Source: an optimization exercise on an open RTL-to-GDS flow (aim: small area and a short achievable clock period). Production flows keep margins and buffers that such runs may drop. Where RTL was checked, it was by simulation tests only, not by an equivalence proof against the original. The series may have gaps, and a smaller design here may also do less where the tests do not look. No functional check of the RTL was part of runs 2 to 5.

==> flow/design.v <==
`timescale 1ns / 1ps
module Inter_Prod #(parameter bits = 31)(
    input [bits:0] x, y, z,
    output [bits:0] s, c
    );
    assign s = x ^ y ^ z;
    assign c = (x & y) | (y & z) | (x & z);
endmodule
`timescale 1ns / 1ps
module Multiplier #(parameter N = 32, bits = N-1, prod = 2*bits+1)(
    input [bits:0] a, b,  
    output [prod:0] p  
    );
    wire [bits:0] c [bits:0];  
    wire [bits-1:0] s [bits:0];  
    Inter_Prod #(bits) ip0 (
        b[0] ? a : 0,
        0,
        0,
        {s[0], p[0]},
        c[0]
    );
    genvar i;
    generate
        for(i=1; i<=bits; i=i+1)
            Inter_Prod #(bits) ip (
                b[i] ? a : 0,
                {1'b0, s[i-1]},
                c[i-1],
                {s[i], p[i]},
                c[i]
            );
    endgenerate
    assign p[prod:prod-bits] = s[bits] + c[bits];        
endmodule
`timescale 1ns / 1ps
module Multiplier_Wrapper #(parameter N = 32, bits = N-1, prod = 2*bits+1)(
    input clk, rst,  
    input [bits:0] a_in, b_in,  
    output reg [prod:0] p  
    );
    reg [bits:0] a, b;  
    wire [prod:0] product;  
    always @ (posedge clk) begin 
        if(rst)  
            {a, b} <= {{N{1'b0}}, {N{1'b0}}};
        else begin  
            a <= a_in;
            b <= b_in;
            p <= product;
        end
    end
    Multiplier #(.N(N)) mul (
        .a(a),
        .b(b),
        .p(product)
    );
endmodule
==> flow/run.sh <==
#!/bin/bash
# synth_recipe.tcl (not shown) runs the flow's synth.tcl, then flattens the netlist and writes it again
# the make line also repeats each setting of config.mk as NAME=value (left out here)
make -C /OpenROAD-flow-scripts/flow DESIGN_CONFIG=/design/flow/config.mk WORK_HOME=/design/flow/orfs CLKGATE_MAP_FILE= SYNTH_SCRIPT=/design/flow/synth_recipe.tcl finish
==> flow/config.mk <==
export PLATFORM = sky130hd
export DESIGN_NAME = Multiplier_Wrapper
export DESIGN_NICKNAME = Multiplier_Wrapper
export VERILOG_FILES = /design/flow/design.v
export SDC_FILE = /design/flow/constraint.sdc
export NUM_CORES = 4
export LEC_CHECK = 0
export CAP_MARGIN = 20
export CORE_MARGIN = 2
export CORE_UTILIZATION = 40
export SLEW_MARGIN = 20
==> flow/constraint.sdc <==
create_clock -name core_clock -period 19.5 [get_ports {clk}]
set_input_delay 3.9000 -clock core_clock [delete_from_list [all_inputs] [get_ports {clk}]]
set_output_delay 3.9000 -clock core_clock [all_outputs]
set_load 0.01 [all_outputs]
Fig. 1: run 1, signal wires on met1
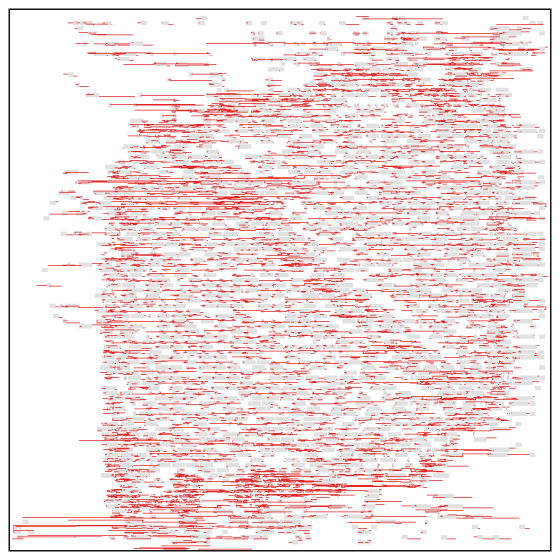
nets with wire on the layer: 3,328
main direction: horizontal
wire length on this layer: 20.8 mm
share of all routed wire: 40%
longest straight run: 70.4 um
met1 Use GR: 0.152
Vias: 18,600
overall routed net length: 52.5 mm

Fig. 2: run 1, M2 wires
Bar = 100 um.
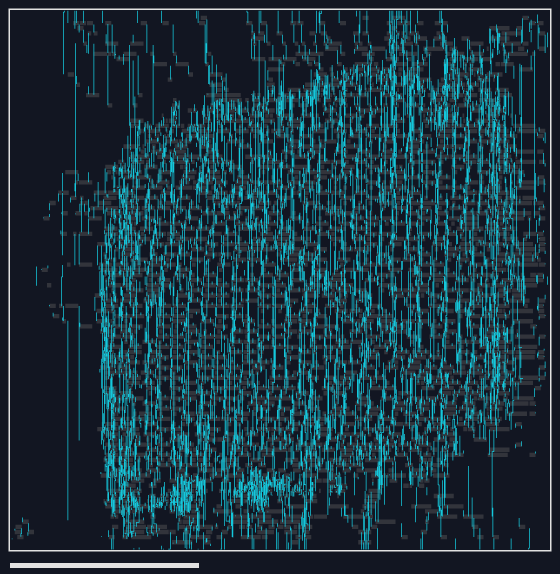
longest straight run: 105 um
main direction: vertical
nets with wire on the layer: 3,607
share of all routed wire: 56%
wire length on this layer: 29.6 mm
met2 Resource Use GR: 0.264

Fig. 3: run 1, met3 routing
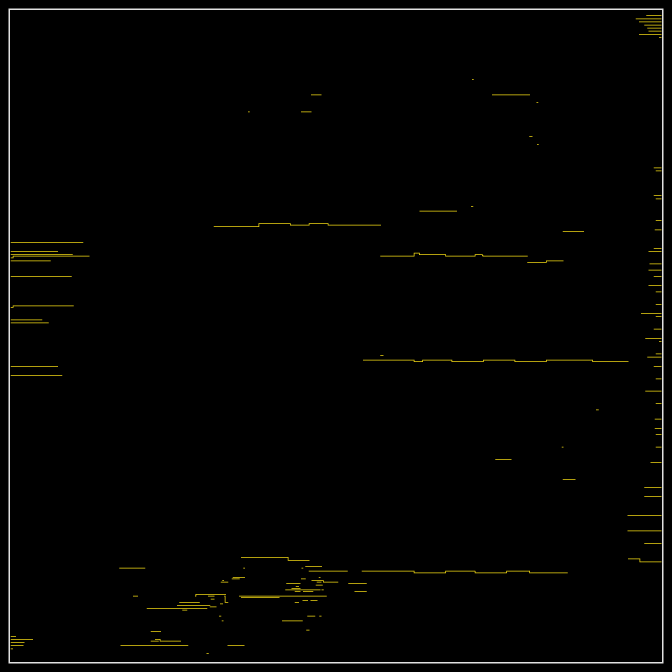
wire length on this layer: 1,310 um
share of all routed wire: 2.5%
longest straight run: 38.2 um
GRT met3 Usage: 0.0203

==> results.sh, run 1 <==
export IMPL_critPathKind="reg -> reg"
export IMPL_hold_end="p[0]$_SDFFCE_PN0N_"
export IMPL_post_synth_top_area_fraction=0.587
export IMPL_grt_busiest_layer="met2"
export IMPL_clkSinkCount=128
export IMPL_buf_share=0.0446
export IMPL_yosys_area_share_simple=0.215
export IMPL_inv_count=184
export IMPL_skew_ns=0.0278
export IMPL_buffers=162
export IMPL_synthFlopType="edfxtp_1"
export IMPL_rows=103
export IMPL_fin_setup_tns_ns=0
export IMPL_synth_top_family_by_area="adder cells"
export IMPL_postLayoutCellArea_um2=34400
export IMPL_final_common_cell="fa_1"
export IMPL_min_period_ns=18.81
export IMPL_dr_max_layer_used="met4"
export IMPL_whs_path_depth=2
export IMPL_synthMuxAreaShare=0
export IMPL_status="complete, no violations"
export IMPL_synth_compound_area_frac=0.0195
export IMPL_synth_xor_xnor_area_share=0.00745
export IMPL_hold_class="reg -> reg"
export IMPL_path_buf_inv=1
export IMPL_met2_length_mm=29.6
export IMPL_slew_violations=0
export IMPL_final_cell_mix="fa_1, and2_1, inv_1"
export IMPL_synth_most_common_cell="fa_1"
export IMPL_root_buffer="clkbuf_16"
export IMPL_comb_multi_input_count=2253
export IMPL_crit_family="adder cells"
export IMPL_final_hold_violation_count=0
export IMPL_nFlopsAndLatches=128
export IMPL_drt_met1_wl_mm=20.8
export IMPL_dp_cells=3777
export IMPL_synth_top_cells_by_count="fa_1, and2_1, clkbuf_1, inv_1, nand2_1"
export IMPL_grt_overflow_total=0
export IMPL_cp_slowest_cell="fa_1"
export IMPL_synth_seq_cells=128
--- run 2: outline of the changes from run 1 ---
flow/design.v: 58 -> 2869 lines; modules unchanged: 0
  FA: new, 4 lines
  HA: new, 4 lines
  HAN: new, 4 lines
  BSEL: new, 3 lines
  Multiplier: edited, 26 -> 2832 lines
  Multiplier_Wrapper: edited, 22 -> 22 lines
  removed: Inter_Prod
==> module BSEL as of run 2 <==
module BSEL (input one, two, neg, x, xl, output pp);
    assign pp = ((one & x) | (two & xl)) ^ neg;
endmodule
==> module FA as of run 2 <==
module FA (input a, b, ci, output s, co);
    assign s = a ^ b ^ ci;
    assign co = (a & b) | (a & ci) | (b & ci);
endmodule
==> module HA as of run 2 <==
module HA (input a, b, output s, co);
    assign s = a ^ b;
    assign co = a & b;
endmodule
==> module Multiplier_Wrapper as of run 2 <==
module Multiplier_Wrapper #(parameter N = 32, bits = N-1, prod = 2*bits+1)(
    input clk, rst,  
    input [bits:0] a_in, b_in,  
    output reg [prod:0] p  
    );
    reg [bits:0] a, b;  
    wire [prod:0] product;  
    always @ (posedge clk) begin
        if(rst)  
            {a, b} <= {{N{1'b0}}, {N{1'b0}}};
        else begin  
            a <= a_in;
            b <= b_in;
            p <= product;
        end
    end
    Multiplier mul (
        .a(a),
        .b(b),
        .p(product)
    );
endmodule
==> module HAN as of run 2 <==
module HAN (input a, b, output s, co);
    assign s = ~(a ^ b);
    assign co = a | b;
endmodule
==> flow/flow/run.sh (new file) <==
#!/bin/bash
# Standard ORFS layout, with repair_timing aiming for 12 ns of setup slack
# (the clock period and constraints are the design's own).
set -euo pipefail
bash standard.sh SETUP_SLACK_MARGIN=12 finish > standard_flow.log 2>&1
==> flow/standard.sh (new file) <==
#!/bin/bash
# synth_recipe.tcl (not shown) runs the flow's synth.tcl, then flattens the netlist and writes it again
# the make line also repeats each setting of config.mk as NAME=value (left out here)
make -C /OpenROAD-flow-scripts/flow DESIGN_CONFIG=/design/flow/config.mk WORK_HOME=/design/flow/orfs CLKGATE_MAP_FILE= SYNTH_SCRIPT=/design/flow/synth_recipe.tcl "${@:-finish}"
--- a/flow/config.mk
+++ b/flow/config.mk
@@ -10,2 +10,4 @@
 export CORE_UTILIZATION = 40
 export SLEW_MARGIN = 20
+export SYNTH_HIERARCHICAL = 1
+export SYNTH_MINIMUM_KEEP_SIZE = 0
removed: flow/run.sh
Fig. 4: run 2, congestion heat map
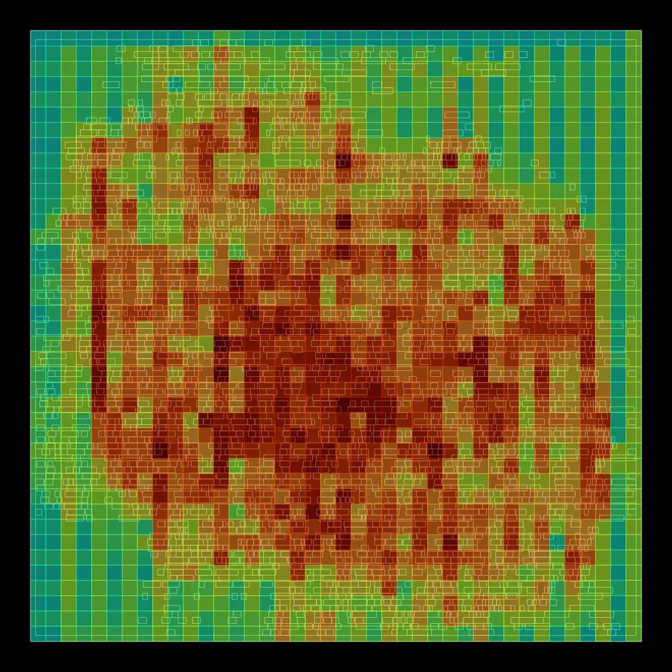
layer with the highest usage: met2
wire per inst: 29.3 um
met2 Resource Use GR: 0.477
met1 Use GR: 0.351

Fig. 5: run 2, signal wires on met1
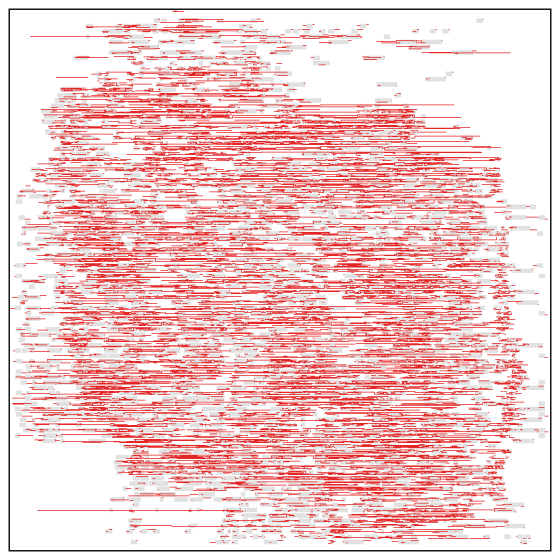
overall routed net length: 109 mm
Vias: 23,400

Fig. 6: run 2, met3 routing
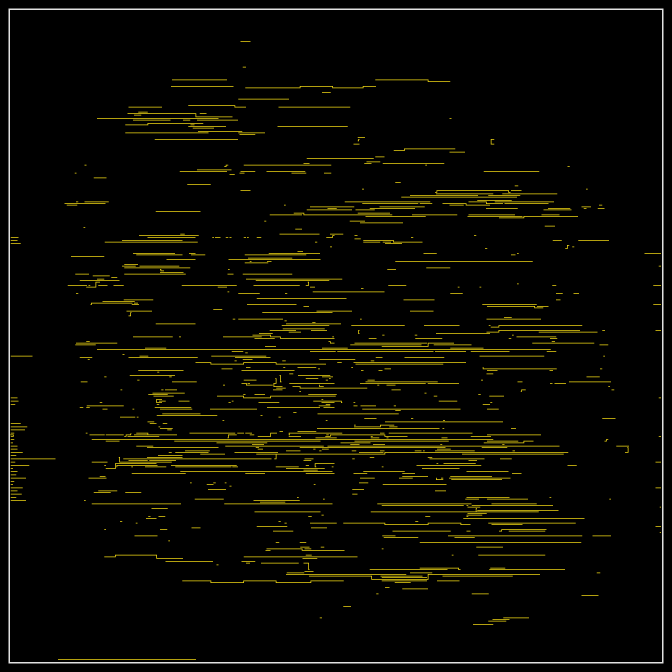
wire length on this layer: 8,470 um
nets with wire on the layer: 299
share of all routed wire: 7.8%
longest straight run: 192 um
main direction: horizontal
GRT met3 Usage: 0.0553

==> run 2 against run 1 <==
Compared with the run above: sequential share of layout area up 0.21 points; first-iteration DRC count rose to 5.2 times the previous value; die area is 6.6% lower; register-to-register slack better by 12 ns; utilization rose by 3.6 points; global-route usage grew 15 points; synthesized cell count fell by 9.3%; clock skew shrank 0.012 ns; sequential cell count unchanged; final cell count is 2.0% lower; critical path type unchanged.
==> results.sh, run 2 <==
export IMPL_comb_multi_input_count=2304
export IMPL_post_synth_top_area_fraction=0.324
export IMPL_inv_count=41
export IMPL_buffers=269
export IMPL_synth_seq_cells=128
export IMPL_wl_met3_mm=8.47
export IMPL_synth_xor_xnor_area_share=0.173
export IMPL_final_cell_mix="xnor2_1, a22oi_2, fa_1"
export IMPL_final_common_cell="xnor2_1"
export IMPL_dp_cells=3639
export IMPL_drt_met1_wl_mm=42.1
export IMPL_met2_length_mm=52.0
export IMPL_numPortBuffers=129
export IMPL_postLayoutCellArea_um2=34600
export IMPL_critPathMaxFanout=31
export IMPL_whs_path_depth=2
export IMPL_hold_end="p[0]$_DFFE_PN_"
export IMPL_grt_overflow_total=0
export IMPL_skew_ns=0.0154
export IMPL_hold_class="reg -> reg"
export IMPL_slew_violations=0
export IMPL_status="complete, no violations"
export IMPL_critPathKind="reg -> reg"
export IMPL_root_buffer="clkbuf_16"
export IMPL_synth_most_common_cell="xnor2_1"
export IMPL_dr_max_layer_used="met4"
export IMPL_fin_setup_tns_ns=0
export IMPL_cp_slowest_cell="fa_1"
export IMPL_yosys_area_share_simple=0.0616
export IMPL_synth_top_cells_by_count="xnor2_1, a22oi_2, fa_1, ha_1, a21oi_1"
export IMPL_synth_top_family_by_area="adder cells"
export IMPL_synth_compound_area_frac=0.272
export IMPL_rows=99
export IMPL_nFlopsAndLatches=128
export IMPL_crit_family="adder cells"
export IMPL_path_buf_inv=3
==> run 2 -> run 3 <==
==> flow/flow/run.sh (replaced) <==
#!/bin/bash
# Standard ORFS layout, with repair_timing aiming for 12 ns of setup slack
# (the clock period and constraints are the design's own).
set -euo pipefail
bash standard.sh SETUP_SLACK_MARGIN=12 RECOVER_POWER=100 finish > standard_flow.log 2>&1
Fig. 7: run 3, M2 wires
Bar = 100 um.
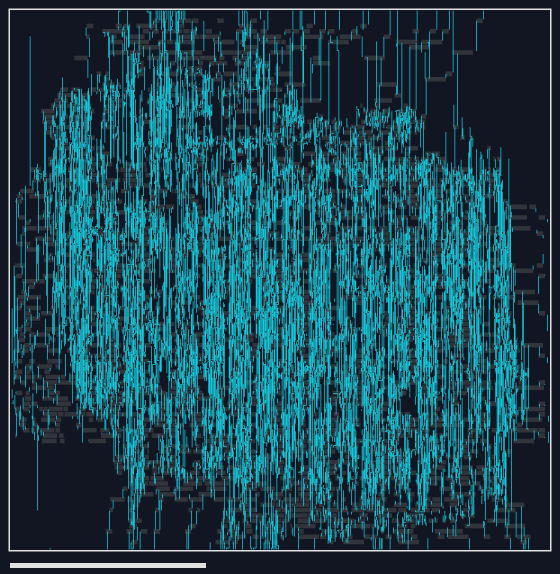
main direction: vertical
nets with wire on the layer: 3,018
overall routed net length: 109 mm
Vias: 23,400

Fig. 8: run 3, metal 4
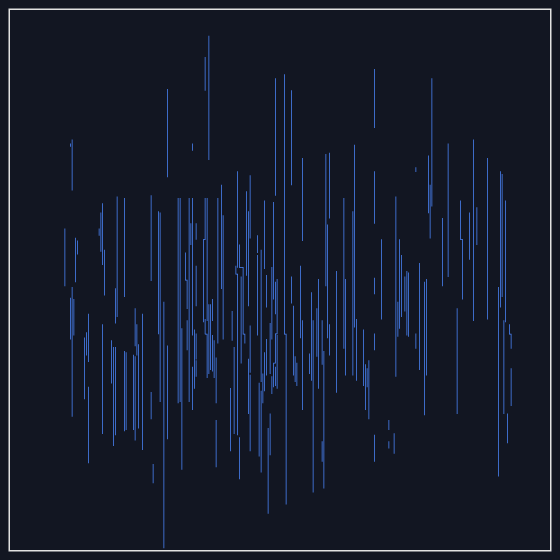
longest straight run: 133 um
share of all routed wire: 6.3%
wire length on this layer: 6,830 um

Fig. 9: run 3, met3 routing
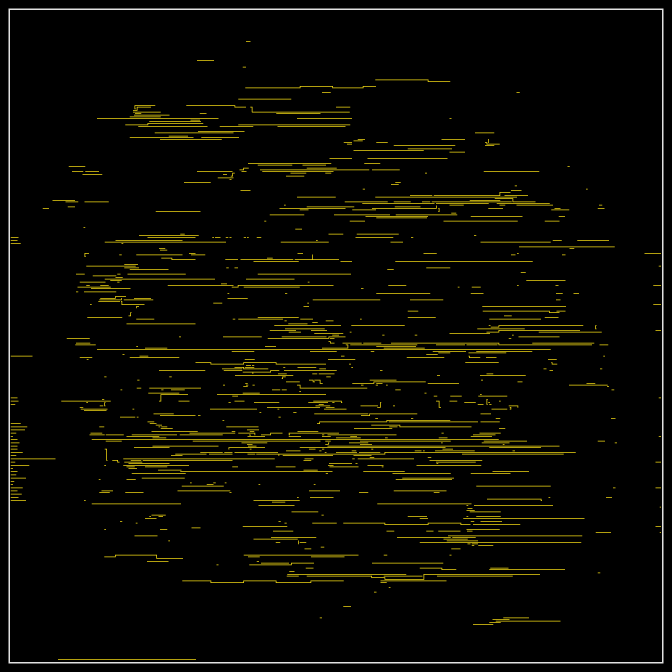

==> run 3 against run 2 <==
Compared with the run above: now fails the layout checks on max-capacitance violations, max-slew violations; sequential share of layout area about the same; hold slack worse by 0.0018 ns; clock skew down 0.0018 ns; maximum frequency down 18%; sequential cell count unchanged; die area unchanged; largest cell class unchanged; synthesized cell count unchanged; area after synthesis unchanged; utilization down 0.19 points.
==> results.sh, run 3 <==
export IMPL_synth_xor_xnor_area_share=0.173
export IMPL_critPathKind="reg -> reg"
export IMPL_synth_top_family_by_area="adder cells"
export IMPL_critPathMaxFanout=33
export IMPL_met1_usage=0.351
export IMPL_final_cell_mix="xnor2_1, a22oi_2, fa_1"
export IMPL_dp_cells=3639
export IMPL_status="complete, but fails checks"
export IMPL_synth_seq_cells=128
export IMPL_final_common_cell="xnor2_1"
export IMPL_met2_length_mm=51.7
export IMPL_comb_multi_input_count=2304
export IMPL_slew_violations=134
export IMPL_hold_end="p[0]$_DFFE_PN_"
export IMPL_met3_usage=0.0553
export IMPL_synth_compound_area_frac=0.272
export IMPL_failed_checks="max-capacitance violations, max-slew violations"
export IMPL_synthFlopType="edfxtp_1"
export IMPL_final_hold_violation_count=0
export IMPL_root_buffer="clkbuf_16"
export IMPL_wire_per_inst_um=29.3
export IMPL_hold_class="reg -> reg"
export IMPL_grt_overflow_total=0
export IMPL_whs_path_depth=2
export IMPL_clkSinkCount=128
export IMPL_buf_share=0.0810
export IMPL_synth_top_cells_by_count="xnor2_1, a22oi_2, fa_1, ha_1, a21oi_1"
export IMPL_min_period_ns=8.93
export IMPL_grt_busiest_layer="met2"
export IMPL_drv_cap=3
export IMPL_fin_setup_tns_ns=0
export IMPL_path_buf_inv=1
export IMPL_drt_met1_wl_mm=42.4
export IMPL_post_synth_top_area_fraction=0.324
export IMPL_buffers=269
export IMPL_grt_met2_usage=0.477
export IMPL_inv_count=41
## Run 4: large edit since run 3, in outline
flow/design.v: 2869 -> 4878 lines; modules unchanged: 4
  Multiplier: edited, 2832 -> 4844 lines
  removed: BSEL
==> flow/flow/run.sh (replaced) <==
#!/bin/bash
# Standard ORFS layout, with repair_timing aiming for 12 ns of setup slack
# (the clock period and constraints are the design's own).
set -euo pipefail
bash standard.sh SETUP_SLACK_MARGIN=12 finish > standard_flow.log 2>&1
Fig. 10: run 4, signal wires on met1
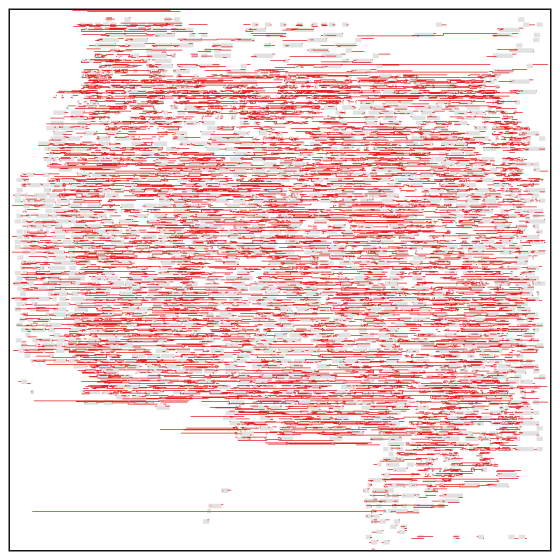
overall routed net length: 101 mm
met1 Use GR: 0.328
Vias: 23,500

Fig. 11: run 4, met3 routing
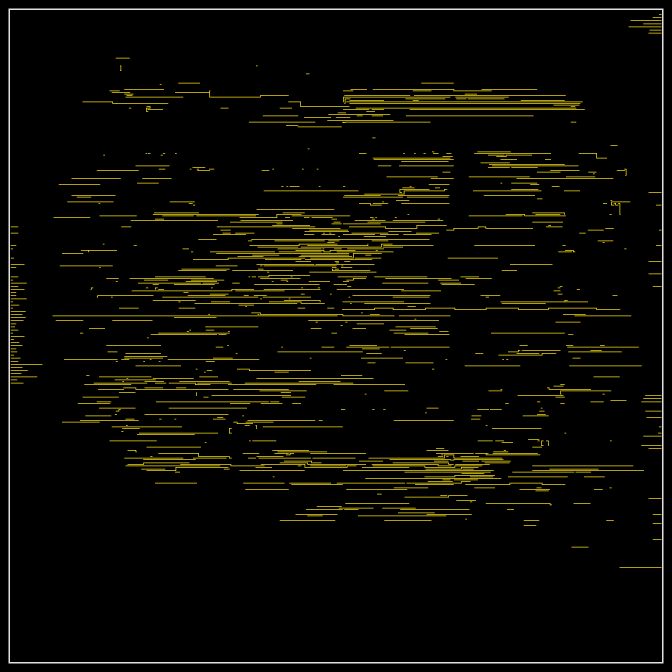
wire length on this layer: 10,000 um
share of all routed wire: 9.9%
nets with wire on the layer: 310
GRT met3 Usage: 0.0631

Fig. 12: run 4, metal 4
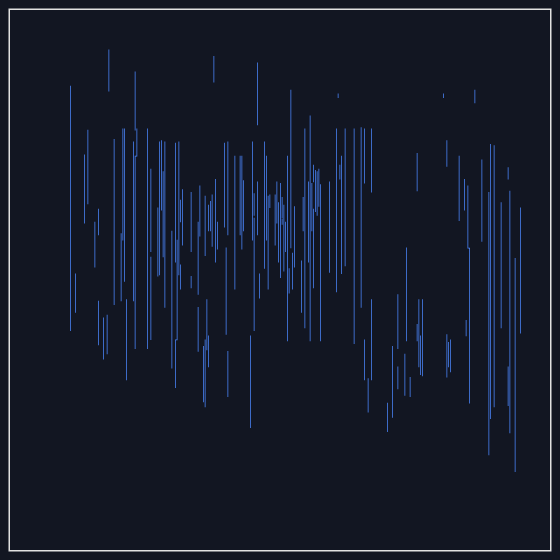
wire length on this layer: 5,850 um
share of all routed wire: 5.8%

==> run 4 against run 3 <==
Compared with the run above: the run now finishes clean; maximum frequency increased by 23%; sequential cell count did not move; clock skew grew 0.032 ns; clock-buffer cell count rose by 2; non-clock buffer count decreased by 73; cell area hardly changed; die area grew 5.6%; hold slack improved by 0.027 ns; first-iteration DRC count is 8.6% higher; sequential share of layout area shrank 0.25 points.
==> results.sh, run 4 <==
export IMPL_status="complete, no violations"
export IMPL_grt_busiest_layer="met2"
export IMPL_whs_path_depth=2
export IMPL_cp_slowest_cell="fa_1"
export IMPL_critPathKind="reg -> reg"
export IMPL_wire_per_inst_um=24.2
export IMPL_min_period_ns=7.24
export IMPL_yosys_area_share_simple=0.165
export IMPL_dr_max_layer_used="met5"
export IMPL_met2_length_mm=48.1
export IMPL_synthMuxAreaShare=0
export IMPL_hold_class="reg -> reg"
export IMPL_nFlopsAndLatches=128
export IMPL_synth_most_common_cell="nand2_1"
export IMPL_skew_ns=0.0457
export IMPL_postLayoutCellArea_um2=34400
export IMPL_clkSinkCount=128
export IMPL_synth_compound_area_frac=0.0440
export IMPL_numPortBuffers=129
export IMPL_wl_met3_mm=10.0
export IMPL_synth_top_family_by_area="adder cells"
export IMPL_fin_setup_tns_ns=0
export IMPL_synth_largest_area_cell="fa_1"
export IMPL_final_common_cell="nand2_1"
export IMPL_synth_seq_cells=128
export IMPL_buf_share=0.0594
export IMPL_critPathMaxFanout=24
export IMPL_slew_violations=0
export IMPL_synth_xor_xnor_area_share=0.0159
export IMPL_synthFlopType="edfxtp_1"
export IMPL_hold_end="p[0]$_DFFE_PN_"
export IMPL_dp_cells=4139
export IMPL_crit_family="adder cells"
export IMPL_root_buffer="clkbuf_16"
export IMPL_drt_pass1_iterations=5
export IMPL_rows=102
export IMPL_final_cell_mix="nand2_1, fa_1, inv_1"
export IMPL_grt_met2_usage=0.430
export IMPL_final_hold_violation_count=0
export IMPL_inv_count=261
export IMPL_drv_cap=0
export IMPL_drt_met1_wl_mm=37.0
==> run 4 -> run 5 <==
==> flow/flow/run.sh (replaced) <==
#!/bin/bash
# Standard ORFS layout, with repair_timing aiming for 14 ns of setup slack
# (the clock period and constraints are the design's own).
set -euo pipefail
bash standard.sh SETUP_SLACK_MARGIN=14 finish > standard_flow.log 2>&1
Fig. 13: run 5, M2 wires
Bar = 100 um.
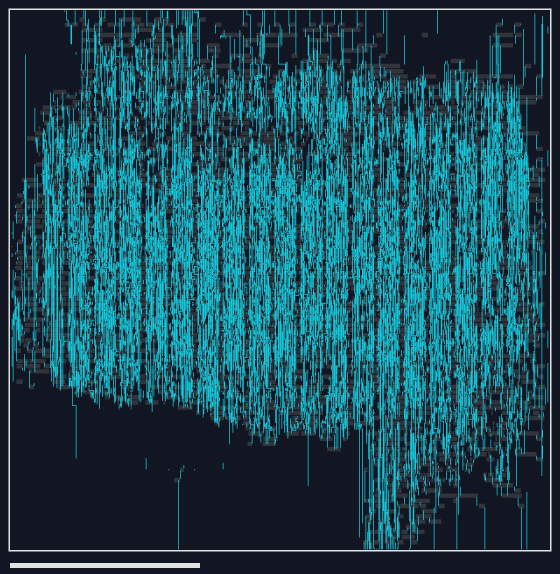
longest straight run: 166 um
share of all routed wire: 43%
nets with wire on the layer: 4,149
Vias: 27,100
overall routed net length: 134 mm
met2 Resource Use GR: 0.497

Fig. 14: run 5, met3 routing
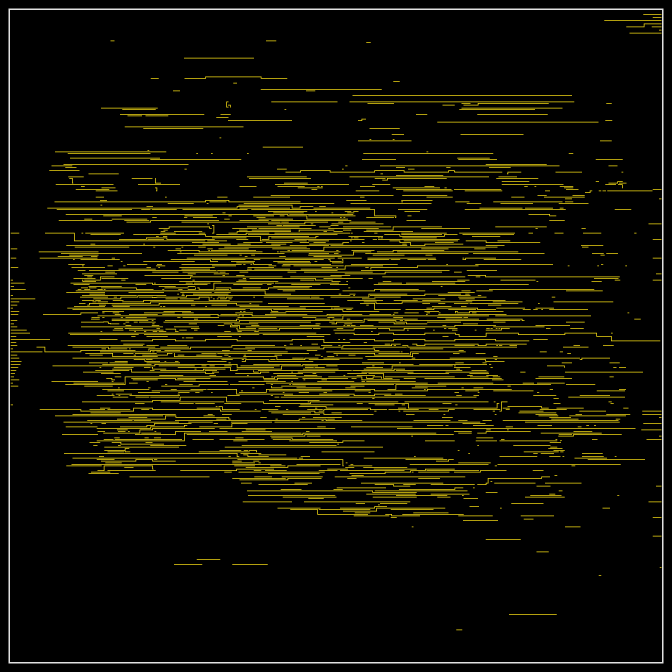
GRT met3 Usage: 0.154

Fig. 15: run 5, congestion heat map
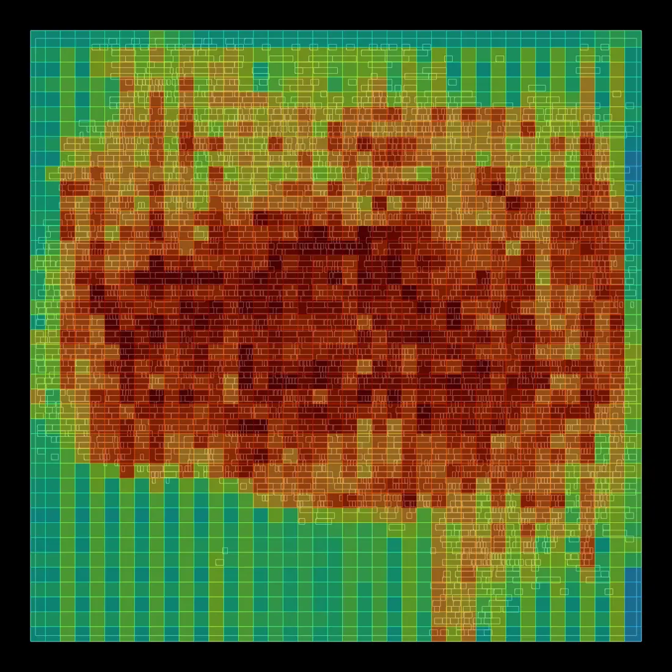
wire per inst: 29.1 um
met1 Use GR: 0.387
gr usage total: 0.337
Util after Layout: 0.545

==> run 5 against run 4 <==
Compared with the run above: critical path depth increased by 3; critical path type unchanged; die area unchanged; highest routed layer unchanged; still clean on timing, DRC and antenna; non-clock buffer count increased by 422; global-route usage increased by 7.3 points.
==> results.sh, run 5 <==
export IMPL_hold_class="reg -> reg"
export IMPL_synthMuxAreaShare=0
export IMPL_synth_top_family_by_area="adder cells"
export IMPL_synth_seq_cells=128
export IMPL_buf_share=0.188
export IMPL_multi_input_area_share=0.661
export IMPL_final_cell_mix="nand2_1, fa_1, buf_4"
export IMPL_final_common_cell="nand2_1"
export IMPL_skew_ns=0.0202
export IMPL_buffers=618
export IMPL_comb_multi_input_count=2514
export IMPL_root_buffer="clkbuf_16"
export IMPL_synth_largest_area_cell="fa_1"
export IMPL_dr_max_layer_used="met5"
export IMPL_min_period_ns=6.87
export IMPL_hold_end="p[0]$_DFFE_PN_"
export IMPL_synth_top_cells_by_count="nand2_1, fa_1, inv_1, clkbuf_1, ha_1"
export IMPL_numPortBuffers=129
export IMPL_synth_compound_area_frac=0.0440
export IMPL_yosys_area_share_simple=0.165
export IMPL_nFlopsAndLatches=128
export IMPL_crit_family="adder cells"
export IMPL_final_hold_violation_count=0
export IMPL_clkSinkCount=128
export IMPL_post_synth_top_area_fraction=0.575
export IMPL_drv_cap=0
export IMPL_met2_length_mm=57.2
export IMPL_grt_busiest_layer="met2"
export IMPL_whs_path_depth=2
export IMPL_grt_overflow_total=0
export IMPL_synthFlopType="edfxtp_1"
export IMPL_critPathMaxFanout=6
export IMPL_dp_cells=4124
export IMPL_path_buf_inv=5
export IMPL_wl_met3_mm=20.2
export IMPL_status="complete, no violations"
export IMPL_postLayoutCellArea_um2=42200
export IMPL_inv_count=261
export IMPL_synth_most_common_cell="nand2_1"
export IMPL_synth_xor_xnor_area_share=0.0159
export IMPL_drt_pass1_iterations=6

==> screenshots <==
Congestion heat map.
Plate I
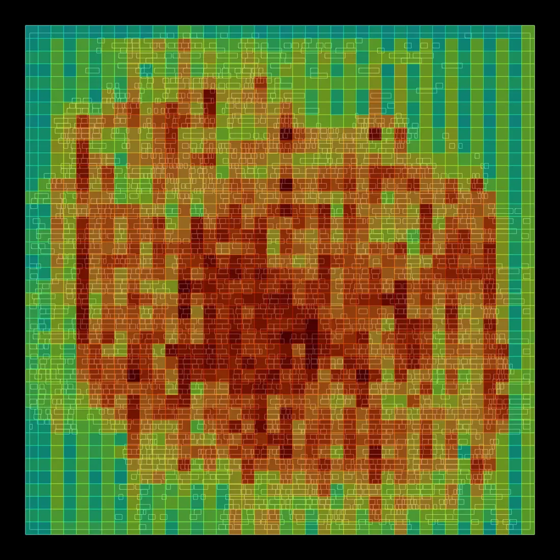
Plate II
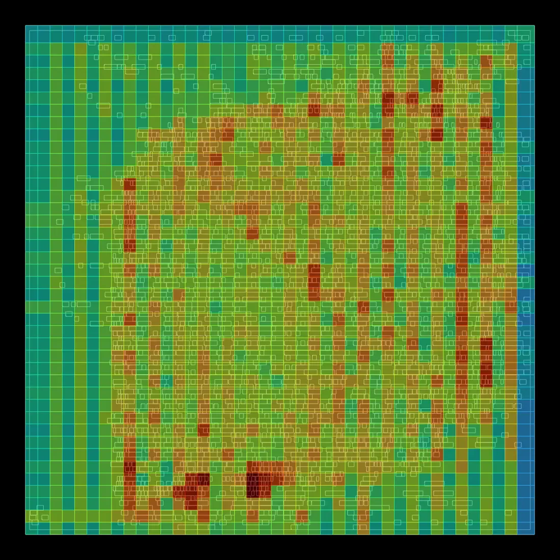
Plate III
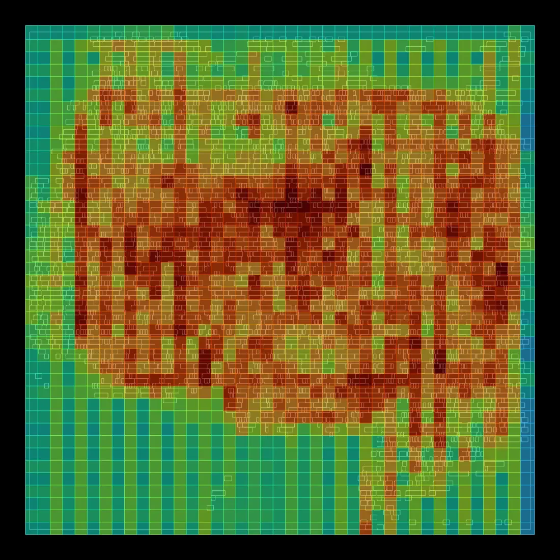
Plate I is run 3.
Plate II is run 1.
Plate III is run 4.


==> layout pictures side by side <==
Clock nets.
shot_01.png
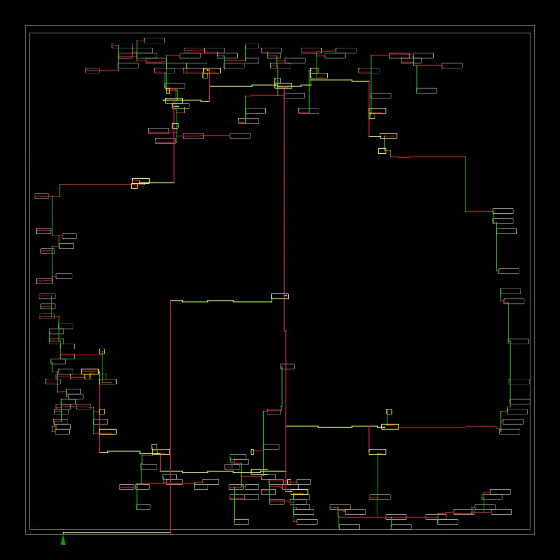
shot_02.png
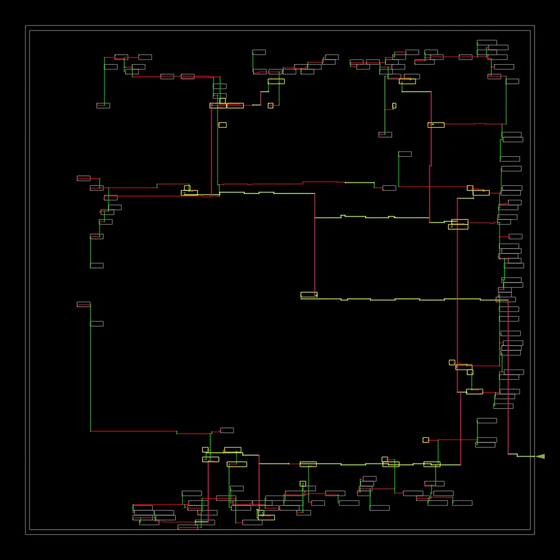
shot_03.png
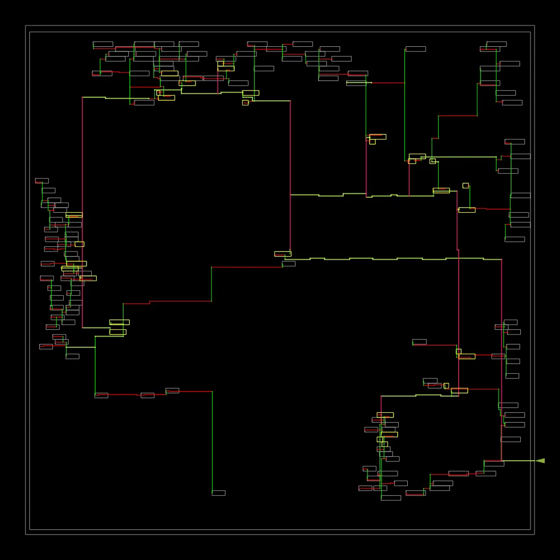
- shot_01.png = run 3
- shot_02.png = run 1
- shot_03.png = run 4

## what the ideal ports hide
No port has a modelled driver above. Below, the same layouts with a new extraction and two added sets of constraints. Step 1, drivers: a clkbuf_16 drives clk and a buf_2 each remaining input, both assumed. Step 2 moves the port delays by t, midway between the first and last clock arrival at a register: inputs arrive t later, outputs are due t later. That takes back most of the time a late clock gives input paths. Slacks: ideal ports / drivers / drivers and shift; pairs: ideal ports / drivers.
run	t, ns	setup slack, ns	latest minus earliest clock arrival (ns)
run 1	0.546	0.690 / 0.690 / 0.690	0.028 / 0.028
run 2	0.551	12.206 / 12.206 / 12.206	0.015 / 0.016
run 3	0.548	10.568 / 10.568 / 10.568	0.014 / 0.014
run 4	0.579	12.256 / 12.256 / 12.256	0.046 / 0.045
run 5	0.561	12.634 / 12.634 / 12.634	0.024 / 0.024
